Background: an optimization exercise with open tools, aiming at small area. Do not read the settings as production practice.
Function was checked by simulation only, so behaviour that the tests miss may differ from the original.
The series may have gaps, and a smaller design here may also do less where the tests do not look.

==> run_1/gates.png <==
Scale bar: 100 um.
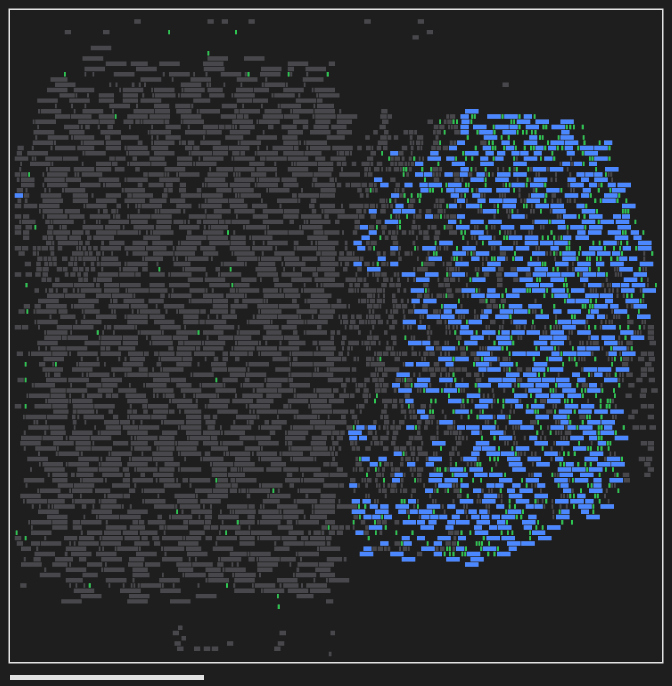
==> run_1/closeup.png <==
Scale bar: 5 um. Region (242, 74) to (262, 94) um. Cells in gray, sequential cells in the stronger gray; small squares are vias.
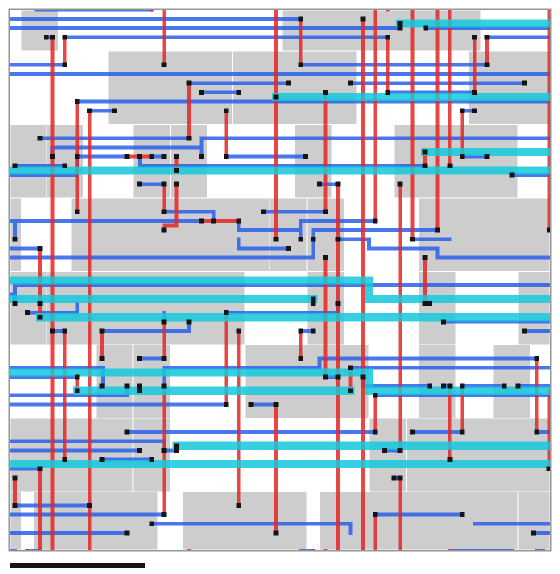
==> run_1/m2.png <==
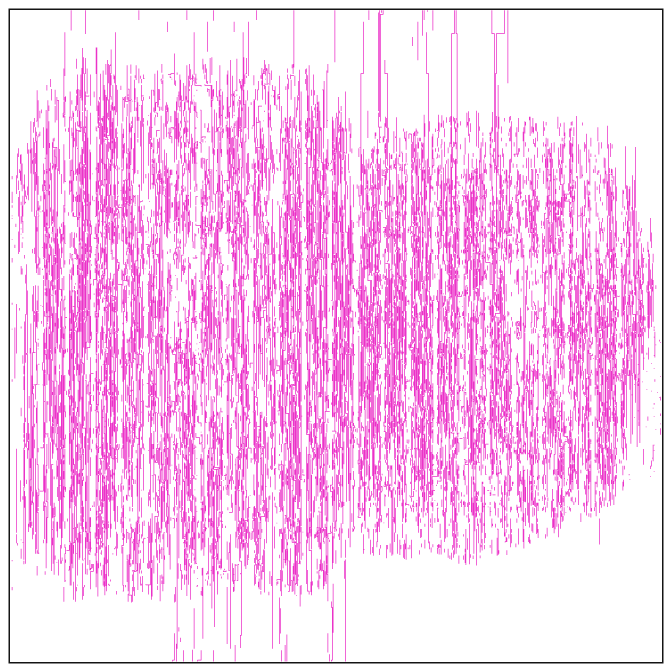
==> run_1/m4.png <==
Scale bar: 100 um.
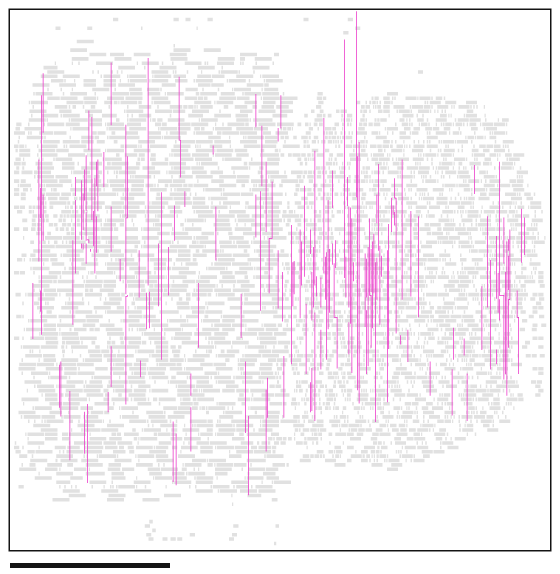
--- run.sh ---
#!/bin/bash
# synth_recipe.tcl (not shown) runs the flow's synth.tcl, then flattens the netlist and writes it again
# the make line also repeats each setting of config.mk as NAME=value (left out here)
make -C /OpenROAD-flow-scripts/flow DESIGN_CONFIG=/design/flow/config.mk WORK_HOME=/design/flow/orfs CLKGATE_MAP_FILE= SYNTH_SCRIPT=/design/flow/synth_recipe.tcl finish
--- config.mk ---
export PLATFORM = sky130hd
export DESIGN_NAME = Processor
export DESIGN_NICKNAME = Processor
export VERILOG_FILES = /design/flow/design.v
export SDC_FILE = /design/flow/constraint.sdc
export NUM_CORES = 4
export LEC_CHECK = 0
export CAP_MARGIN = 20
export CORE_MARGIN = 2
export CORE_UTILIZATION = 40
export SLEW_MARGIN = 20
--- constraint.sdc ---
create_clock -name core_clock -period 25.0 [get_ports {clk}]
set_input_delay 5.0000 -clock core_clock [delete_from_list [all_inputs] [get_ports {clk}]]
set_output_delay 5.0000 -clock core_clock [all_outputs]
set_load 0.01 [all_outputs]
--- design.v ---
module ComplexALU(
    input wire [31:0] operand1,
    input wire [31:0] operand2,
    input wire [3:0] opcode,
    output reg [31:0] result
);
always @(*) begin
    case(opcode)
        4'b0000: begin 
            result[31:16] = operand1[31:16] + operand2[31:16];
            result[15:0] = operand1[15:0] + operand2[15:0];
        end
        4'b0001: begin 
            result[31:16] = operand1[31:16] - operand2[31:16];
            result[15:0] = operand1[15:0] - operand2[15:0];
        end
        4'b0010: begin  
            result[31:16] = (operand1[31:16] * operand2[31:16]) - (operand1[15:0] * operand2[15:0]);
            result[15:0] = (operand1[31:16] * operand2[15:0]) + (operand1[15:0] *operand2[31:16]);
        end
        default:  
            result = 32'h0;
    endcase
end
endmodule
module RegisterFile(
    input wire clk,
    input wire rst,
    input wire [4:0] read_addr1,
    input wire [4:0] read_addr2,
    input wire [4:0] write_addr,
    input wire write_enable,
    input wire [31:0] write_data,
    output reg [31:0] read_data1,
    output reg [31:0] read_data2
);
reg [31:0] registers [15:0];
integer i;
always @(*) begin
	read_data1 = registers[read_addr1[3:0]];
    read_data2 = registers[read_addr2[3:0]];
end
always @(posedge clk) begin
    if (rst) begin
        for (i = 0; i < 16; i = i + 1)
            registers[i] <= 32'h0;
        registers[0] <= 32'h00010002;  
        registers[1] <= 32'h00030004;  
    end
	else if (write_enable) begin
        registers[write_addr[3:0]] <= write_data;
    end
end
endmodule
module Processor(
    input wire clk,
    input wire rst,
    input wire [15:0] instruction,
    output reg [4:0] pc,
    output wire [31:0] result,
    output wire [31:0] data_1,
    output wire [31:0] data_2
);
RegisterFile reg_file_inst(
    .clk(clk),
    .rst(rst),
    .read_addr1({1'b0, instruction[11:8]}),
    .read_addr2({1'b0, instruction[7:4]}),
    .write_addr({1'b0, instruction[3:0]}),
    .write_enable(1'b1),
    .write_data(result),
    .read_data1(data_1),
    .read_data2(data_2)
);
ComplexALU alu(
    .operand1(data_1),
    .operand2(data_2),
    .opcode(instruction[15:12]),
    .result(result)
);
always @(posedge clk) begin
    if (rst)
        pc <= 5'd0;
    else
        pc <= pc + 1;
end
endmodule
==> results by group, run 1 <==
Setup path
  • CP max stage delay: 780 ps
  • Crit path DAT: 15470 ps
  • Worst path top cell family by delay: adder cells
  • Reg2reg setup slack: 15540 ps
  • RR Startpoint: reg_file_inst.registers[0][16]$_SDFFCE_PN1P_
  • Startpoint types: input pin
  • Worst path most repeated cell: fa_1
  • Worst Setup SP: instruction[10]
  • R2r endpoint: reg_file_inst.registers[8][15]$_SDFFCE_PN0P_
  • Crit path max-delay cell type: inv_1

Die
  • Initial Util: 0.404
  • Die W: 336 um
  • Well Taps: 1476
  • Io pins: approximately 120
  • Row cnt: 121

Routing
  • Remaining antenna violation count: 0
  • M1 WL: 60.1 mm
  • Uppermost layer routed: met4
  • Drt pass-1 iters: 5
  • Met3 wire length: 19.8 mm

Run status
  • Status: timing/DRC/antenna clean

Synth
  • FF+latch count, synth: ~520
  • Share of the synthesized area in the top cell type: 0.348
  • Cell taking the most area after synthesis: edfxtp_1
  • Synth Area in Simple Gates: 0.109
  • Count leader, synth: nor2_1
  • Post-synthesis compound-gate area fraction: 0.0520
  • Synthesized instance count: 3930
  • EDFF count, synth: 512
  • Fraction of registers with async set/reset: 0
  • Syn Std Cell Area: approximately 44000 um^2
  • Largest cells by area after synthesis: edfxtp_1, fa_1, mux4_2, nor2_1, ha_1

Timing
  • Final worst path period need: 20470 ps
  • Slew HR: 0.262
  • Worst slew pin tran: around 1100 ps
  • Pins Over Slew Limit: 0
  • Clock Skew: 13.2 ps
  • Maximum clock frequency: 48.8 MHz
  • RSZ-0062 raised after global routing: no
  • Worst setup margin: 4530 ps
  • Final Hold Fails: 0
  • Setup violators final: 0
  • Final cycle utilization of the critical path: 0.819
  • Setup TNS: 0 ps

Final layout
  • Nonclk inv count: roughly 560
  • Largest regs: reg_file_inst.registers x512, pc x5
  • Final nets: 4566
  • Sequential share of cell area: 0.317
  • Layout area overhead: 10.5%
  • Non-clk buf share: 0.0418
  • Area of the multi-input gates: 25700 um^2
  • Clkbuf count: 66
  • Max reg flops: 512
  • Area of all placed cells without fillers: 48900 um^2
  • Fillers: 10.2k
  • Multi-input gate count: 2596
  • Register area: about 15000 um^2
  • Biggest register: reg_file_inst.registers
  • Util after Layout: 0.447

Min path
  • HP Start: pc[0]$_SDFF_PP0_

Job
  • Max-cap violations: 0

GRT
  • Initial antenna violation count: 2
  • M3 GR Usage: 0.0619
  • Vias in the first global route: 32.9k
  • Total track usage: 0.282
  • Pin count of the biggest net entering global routing: 79

Clock network
  • Reg clk slew, reported paths: roughly 60 ps
  • TritonCTS Sinks: 517
  • TritonCTS buffer count: 50
  • Post-CTS Hold Fix Bufs: 0
  • Setup Fix Bufs, Post-CTS: 0
  • CTS H-tree depth: 2
  • Clock buffer depth: 3
  • TritonCTS clock tree: built
  • Post-CTS sizing: 0

Place
  • Setup WS pre-CTS: 4600 ps
  • I/O Buffers: 118
  • Placed cell area: 47100 um^2
  • GP Congestion: roughly 0.94
  • Post-DP HPWL: 102 mm
Back to the opening pictures, gates.png:
Key: fa/ha/maj cells = blue [cells 593]; inv cells = green [cells 561]
most common cell after layout, fill and taps aside: nor2_1
multi-input combinational area share: 0.526
non-filler cells, final: 5474

Back to the opening pictures, closeup.png:
Key: M1 = blue; M3 = cyan; M2 = red
Most frequent: nor2_1 (10), ha_1 (8), inv_1 (7). Sequential cells in the window: 0. 31 logic cells have their middle in the window.

Back to the opening pictures, m2.png:
The longest straight run is 90.9 um. The wires run mostly vertical. 3820 nets have wire on it.
met2 Use GR: 0.443
WL final: 158 mm
routed via count: 32.3k

Back to the opening pictures, m4.png:
The wires run mostly vertical. The layer carries 6690 um of wire.

## Run 2: large edit since run 1, in outline
design.v: 87 -> 1302 lines; modules unchanged: 0
  g_fa: new, 4 lines
  g_ha: new, 4 lines
  g_xor2: new, 3 lines
  g_xnor2: new, 3 lines
  g_or2: new, 3 lines
  g_nor2: new, 3 lines
  g_nand2: new, 3 lines
  g_inv: new, 3 lines
  g_a22o: new, 3 lines
  g_mux2: new, 3 lines
  ComplexALU: edited, 25 -> 1173 lines
  g_a222oi: new, 3 lines
  g_and3: new, 3 lines
  g_nand4: new, 3 lines
  g_nand2r: new, 3 lines
  rd_bit: new, 12 lines
  rd_dec: new, 3 lines
  RegisterFile: edited, 29 -> 22 lines
  Processor: edited, 33 -> 48 lines
==> module Processor as of run 2 <==
module Processor(
    input wire clk,
    input wire rst,
    input wire [15:0] instruction,
    output reg [4:0] pc,
    output wire [31:0] result,
    output wire [31:0] data_1,
    output wire [31:0] data_2
);
reg [31:0] registers [15:0];
wire [511:0] q;
genvar r;
generate
    for (r = 0; r < 16; r = r + 1) begin : flat
        assign q[32 * r +: 32] = registers[r];
    end
endgenerate
RegisterFile reg_file_inst(
    .q(q),
    .read_addr1(instruction[11:8]),
    .read_addr2(instruction[7:4]),
    .read_data1(data_1),
    .read_data2(data_2)
);
ComplexALU alu(
    .operand1(data_1),
    .operand2(data_2),
    .opcode(instruction[15:12]),
    .kill(rst),
    .result(result)
);
wire [15:0] wsel = 16'd1 << instruction[3:0];
wire [31:0] wd0 = result | ({32{rst}} & 32'h00010002);
wire [31:0] wd1 = result | ({32{rst}} & 32'h00030004);
integer i;
always @(posedge clk) begin
    if (rst | wsel[0]) registers[0] <= wd0;
    if (rst | wsel[1]) registers[1] <= wd1;
    for (i = 2; i < 16; i = i + 1)
        if (rst | wsel[i]) registers[i] <= result;
end
always @(posedge clk) begin
    if (rst)
        pc <= 5'd0;
    else
        pc <= pc + 1;
end
endmodule
==> module g_fa as of run 2 <==
module g_fa(input a, input b, input c, output s, output co);
    assign s = a ^ b ^ c;
    assign co = (a & b) | (a & c) | (b & c);
endmodule
==> module g_ha as of run 2 <==
module g_ha(input a, input b, output s, output co);
    assign s = a ^ b;
    assign co = a & b;
endmodule
==> module g_nand4 as of run 2 <==
module g_nand4(input a, input b, input c, input d, output y);
    assign y = ~(a & b & c & d);
endmodule
==> module g_nor2 as of run 2 <==
module g_nor2(input a, input b, output y);
    assign y = ~(a | b);
endmodule
==> module rd_bit as of run 2 <==
module rd_bit(input [15:0] sel, input [15:0] d, output y);
    wire [5:0] n;
    wire m;
    g_a222oi u0(sel[0], d[0], sel[1], d[1], sel[2], d[2], n[0]);
    g_a222oi u1(sel[3], d[3], sel[4], d[4], sel[5], d[5], n[1]);
    g_a222oi u2(sel[6], d[6], sel[7], d[7], sel[8], d[8], n[2]);
    g_a222oi u3(sel[9], d[9], sel[10], d[10], sel[11], d[11], n[3]);
    g_a222oi u4(sel[12], d[12], sel[13], d[13], sel[14], d[14], n[4]);
    g_nand2r u5(sel[15], d[15], n[5]);
    g_and3 u6(n[0], n[1], n[2], m);
    g_nand4 u7(m, n[3], n[4], n[5], y);
endmodule
==> module g_and3 as of run 2 <==
module g_and3(input a, input b, input c, output y);
    assign y = a & b & c;
endmodule
==> module g_mux2 as of run 2 <==
module g_mux2(input a0, input a1, input s, output y);
    assign y = s ? a1 : a0;
endmodule
==> module g_xor2 as of run 2 <==
module g_xor2(input a, input b, output y);
    assign y = a ^ b;
endmodule
==> module RegisterFile as of run 2 <==
module RegisterFile(
    input wire [511:0] q,
    input wire [3:0] read_addr1,
    input wire [3:0] read_addr2,
    output wire [31:0] read_data1,
    output wire [31:0] read_data2
);
    wire [15:0] sel1, sel2;
    rd_dec d1(read_addr1, sel1);
    rd_dec d2(read_addr2, sel2);
    genvar b, r;
    generate
        for (b = 0; b < 32; b = b + 1) begin : bits
            wire [15:0] col;
            for (r = 0; r < 16; r = r + 1) begin : regs
                assign col[r] = q[32 * r + b];
            end
            rd_bit m1(sel1, col, read_data1[b]);
            rd_bit m2(sel2, col, read_data2[b]);
        end
    endgenerate
endmodule
==> module rd_dec as of run 2 <==
module rd_dec(input [3:0] a, output [15:0] sel);
    assign sel = 16'd1 << a;
endmodule
==> module g_a222oi as of run 2 <==
module g_a222oi(input a1, input a2, input b1, input b2, input c1, input c2, output y);
    assign y = ~((a1 & a2) | (b1 & b2) | (c1 & c2));
endmodule
==> module g_or2 as of run 2 <==
module g_or2(input a, input b, output y);
    assign y = a | b;
endmodule
==> module g_xnor2 as of run 2 <==
module g_xnor2(input a, input b, output y);
    assign y = ~(a ^ b);
endmodule
==> module g_inv as of run 2 <==
module g_inv(input a, output y);
    assign y = ~a;
endmodule
==> module g_nand2r as of run 2 <==
module g_nand2r(input a, input b, output y);
    assign y = ~(a & b);
endmodule
==> module g_a22o as of run 2 <==
module g_a22o(input a1, input a2, input b1, input b2, output y);
    assign y = (a1 & a2) | (b1 & b2);
endmodule
==> module g_nand2 as of run 2 <==
module g_nand2(input a, input b, output y);
    assign y = ~(a & b);
endmodule
--- a/config.mk
+++ b/config.mk
@@ -10,2 +10,3 @@
 export CORE_UTILIZATION = 40
 export SLEW_MARGIN = 20
+export SYNTH_HIERARCHICAL = 1
==> run_2/gates.png <==
Scale bar: 100 um.
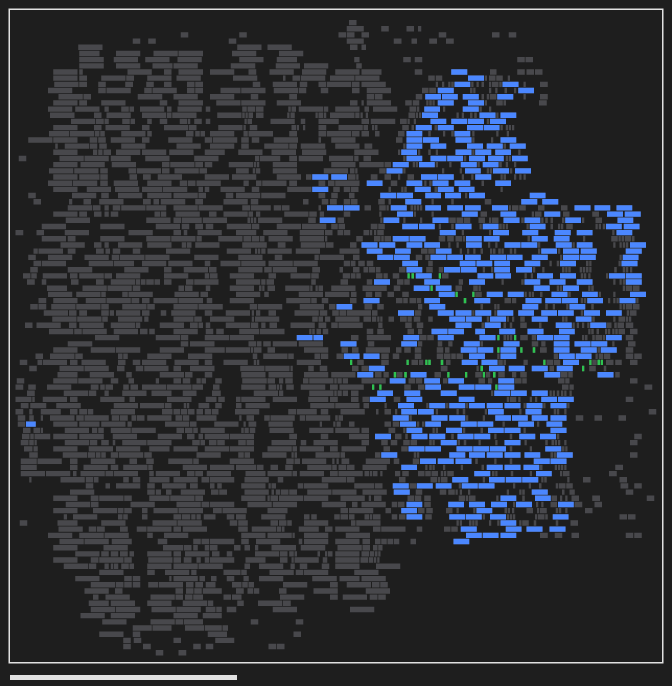
Key: inv cells = green [cells 32]; fa/ha/maj cells = blue [cells 377]

==> run_2/m4.png <==
Scale bar: 100 um.
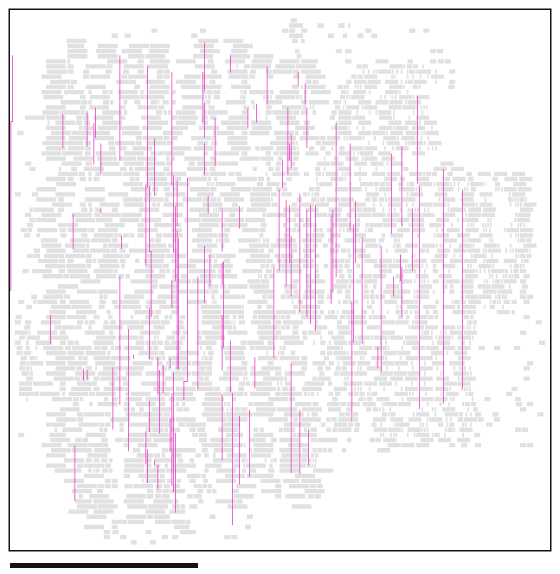
The layer holds 3.6% of the routed length. The wires run mostly vertical. The layer carries 3860 um of wire. The longest straight run is 124 um.
routed via count: 23.2k
WL final: 107 mm

==> run_2/closeup.png <==
Scale bar: 5 um. Region (205, 62) to (225, 82) um. Cells in gray, sequential cells in the stronger gray; small squares are vias.
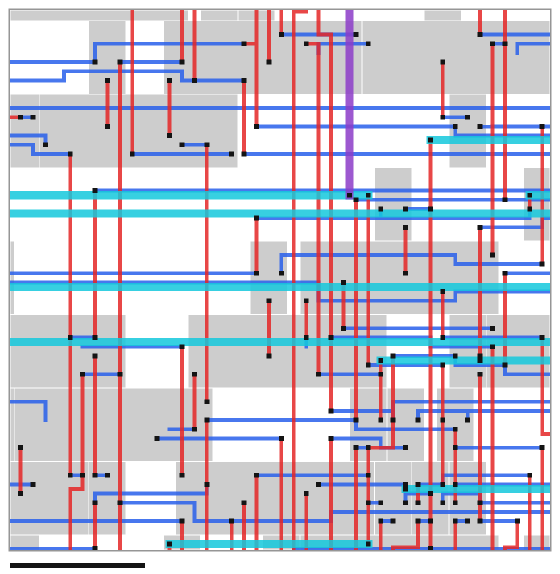
Key: M3 = cyan; M1 = blue; M4 = purple; M2 = red
Most frequent: nand2_1 (13), fa_1 (8). 21 logic cells have their middle in the window. Sequential cells in the window: 0.

==> results by group, run 2 <==
Run status
  • Status: timing/DRC/antenna clean

Setup path
  • CP max stage delay: 920 ps
  • RR Startpoint: registers[0][1]$_DFFE_PP_
  • Worst path top cell family by delay: adder cells
  • Crit path depth: 30
  • CP bufs+invs: 3
  • Crit path required time: around 20000 ps
  • End point of the critical path: result[31]
  • Crit path max-delay cell type: clkdlybuf4s50_1
  • R2r endpoint: registers[7][31]$_DFFE_PP_
  • Reg2reg setup slack: 13020 ps
  • CP Capture Type: output pin
  • Crit path DAT: approximately 18000 ps
  • Startpoint types: input pin
  • Crit path kind: input pin to output pin
  • Worst Reg2Reg Path Length in Cells: 26
  • Worst path most repeated cell: fa_1
  • Worst Setup SP: instruction[6]

Timing
  • Final Hold Fails: 0
  • Slew HR: 0.227
  • Clock Skew: 27.7 ps
  • Pins Over Slew Limit: 0
  • Setup violators final: 0
  • Worst slew pin tran: 1160 ps
  • RSZ-0062 raised after global routing: no
  • Final cycle utilization of the critical path: 0.935
  • Final worst path period need: 23380 ps
  • Worst setup margin: around 1600 ps
  • Maximum clock frequency: ~43 MHz
  • Setup TNS: 0 ps
  • Worst hold margin: approximately 480 ps

Synth
  • Adder and majority gate portion of the synthesized area: 0.235
  • Synth Flop Type: edfxtp_1
  • Avg Cell Area, Syn: approximately 14 um^2
  • Count leader, synth: edfxtp_1
  • Post-Synth XOR/XNOR Area: 0.0486
  • Synth Area in Simple Gates: 0.106
  • EDFF count, synth: 512
  • FF+latch count, synth: 517
  • Mux cell area share after synthesis: 0.000703
  • Share of the synthesized area in the top cell type: 0.480
  • Main combinational cell family by area after synthesis: adder cells
  • Post-synth cell types: 34
  • Post-synthesis compound-gate area fraction: 0.113
  • Synthesized instance count: around 2.2k
  • Largest cells by area after synthesis: edfxtp_1, fa_1, a222oi_1, nand2_1, xnor2_1
  • Fraction of registers with async set/reset: 0
  • Commonest cells in the netlist: edfxtp_1, nand2_1, fa_1, a222oi_1, xnor2_1
  • Cell taking the most area after synthesis: edfxtp_1
  • Syn Nets: 2611
  • Syn Std Cell Area: 32000 um^2

Routing
  • Drt pass-1 iters: 13
  • DRC: 0
  • Remaining antenna violation count: 0
  • Wire per inst: approximately 30 um
  • DR iter-0 viols: ~4.6k
  • Uppermost layer routed: met4
  • M1 WL: 40.1 mm
  • Met3 wire length: 12.5 mm
  • Via/cell ratio: 6.56

Final layout
  • Util after Layout: 0.464
  • Sequential share of cell area: 0.421
  • Clkbuf count: 57
  • Layout clock area frac: 0.0434
  • Nonclk inv count: 32
  • Fraction of layout instances using a drive strength above 1: 0.0907
  • Largest regs: registers x512, pc x5
  • Layout area overhead: 14.6%
  • N_diodes: 1
  • Biggest register: registers
  • Most common cell after layout, fill and taps aside: edfxtp_1
  • Signal buffers: 222
  • Most frequent cells in the layout: edfxtp_1, nand2_1, fa_1
  • Fillers: roughly 6.9k
  • Area of the multi-input gates: 16300 um^2
  • Max reg flops: 512
  • Register area: 15500 um^2
  • Leading cell kind: multi-input gates
  • Area of all placed cells without fillers: 36700 um^2
  • Final nets: 2839
  • Non-clk buf share: 0.0537
  • Multi-input combinational area share: 0.442
  • Non-filler cells, final: 3532
  • Multi-input gate count: ~1.6k

Place
  • Post-DP HPWL: 73.8 mm
  • Placed cell count: around 3.4k
  • Placed cell area: 35100 um^2
  • I/O Buffers: 118
  • Setup WS pre-CTS: 1760 ps
  • GP Congestion: 0.925

Die
  • Die area: around 80000 um^2
  • Die W: approximately 290 um
  • Die height: 287 um
  • Initial Util: 0.405
  • Row cnt: 103
  • Well Taps: 1050
  • Io pins: 119
  • Core Region: about 79000 um^2

Clock network
  • Post-CTS Hold Fix Bufs: 0
  • TritonCTS Sinks: slightly above 500
  • Root Buffer: clkbuf_16
  • Latest clock arrival within the worst-skew pair: 580 ps
  • TritonCTS clock tree: built
  • Post-CTS sizing: 0
  • Reg clk slew, reported paths: 60 ps
  • Clock buffer depth: 3
  • Setup Fix Bufs, Post-CTS: 0
  • TritonCTS buffer count: 47
  • CTS H-tree depth: 2

Min path
  • Worst Hold Endpoint: pc[0]$_SDFF_PP0_
  • HP Start: pc[0]$_SDFF_PP0_

GRT
  • Grt ovf: 0
  • First-pass GRT wire length: between 150 and 200 mm
  • Total track usage: 0.256
  • Initial antenna violation count: 1
  • Met2 Use GR: 0.416
  • M1 GR Usage: 0.343
  • M3 GR Usage: 0.0443
  • Vias in the first global route: 23.8k
  • Pin count of the biggest net entering global routing: 33

Job
  • Max-cap violations: 0

-- re-timing with driven ports --
No port has a modelled driver above. Below, the same layouts with a new extraction and two added sets of constraints. Step 1 sets driving cells, clkbuf_16 on the clock port and buf_2 on the other inputs (assumed; they add their load-dependent delay and slew). Step 2, shift: input delay + t, output delay - t, t = (earliest + latest rising clock arrival at the registers) / 2. This alone moves slack from input paths to output paths. Slacks: ideal ports / drivers / drivers and shift; pairs: ideal ports / drivers.
run | t (ns) | setup slack, ns | latest minus earliest clock arrival (ns) | worst slew at a driven data input, ns
run 1 | 0.637 | 4.527 / 4.501 / 4.501 | 0.013 / 0.013 | 0.07
run 2 | 0.619 | 1.622 / 1.588 / 1.588 | 0.028 / 0.028 | 0.04
After both steps every run listed still meets setup and hold. For run 2, which loses most, drivers alone change the setup slack by -0.034 ns; drivers and shift together by -0.034 ns.
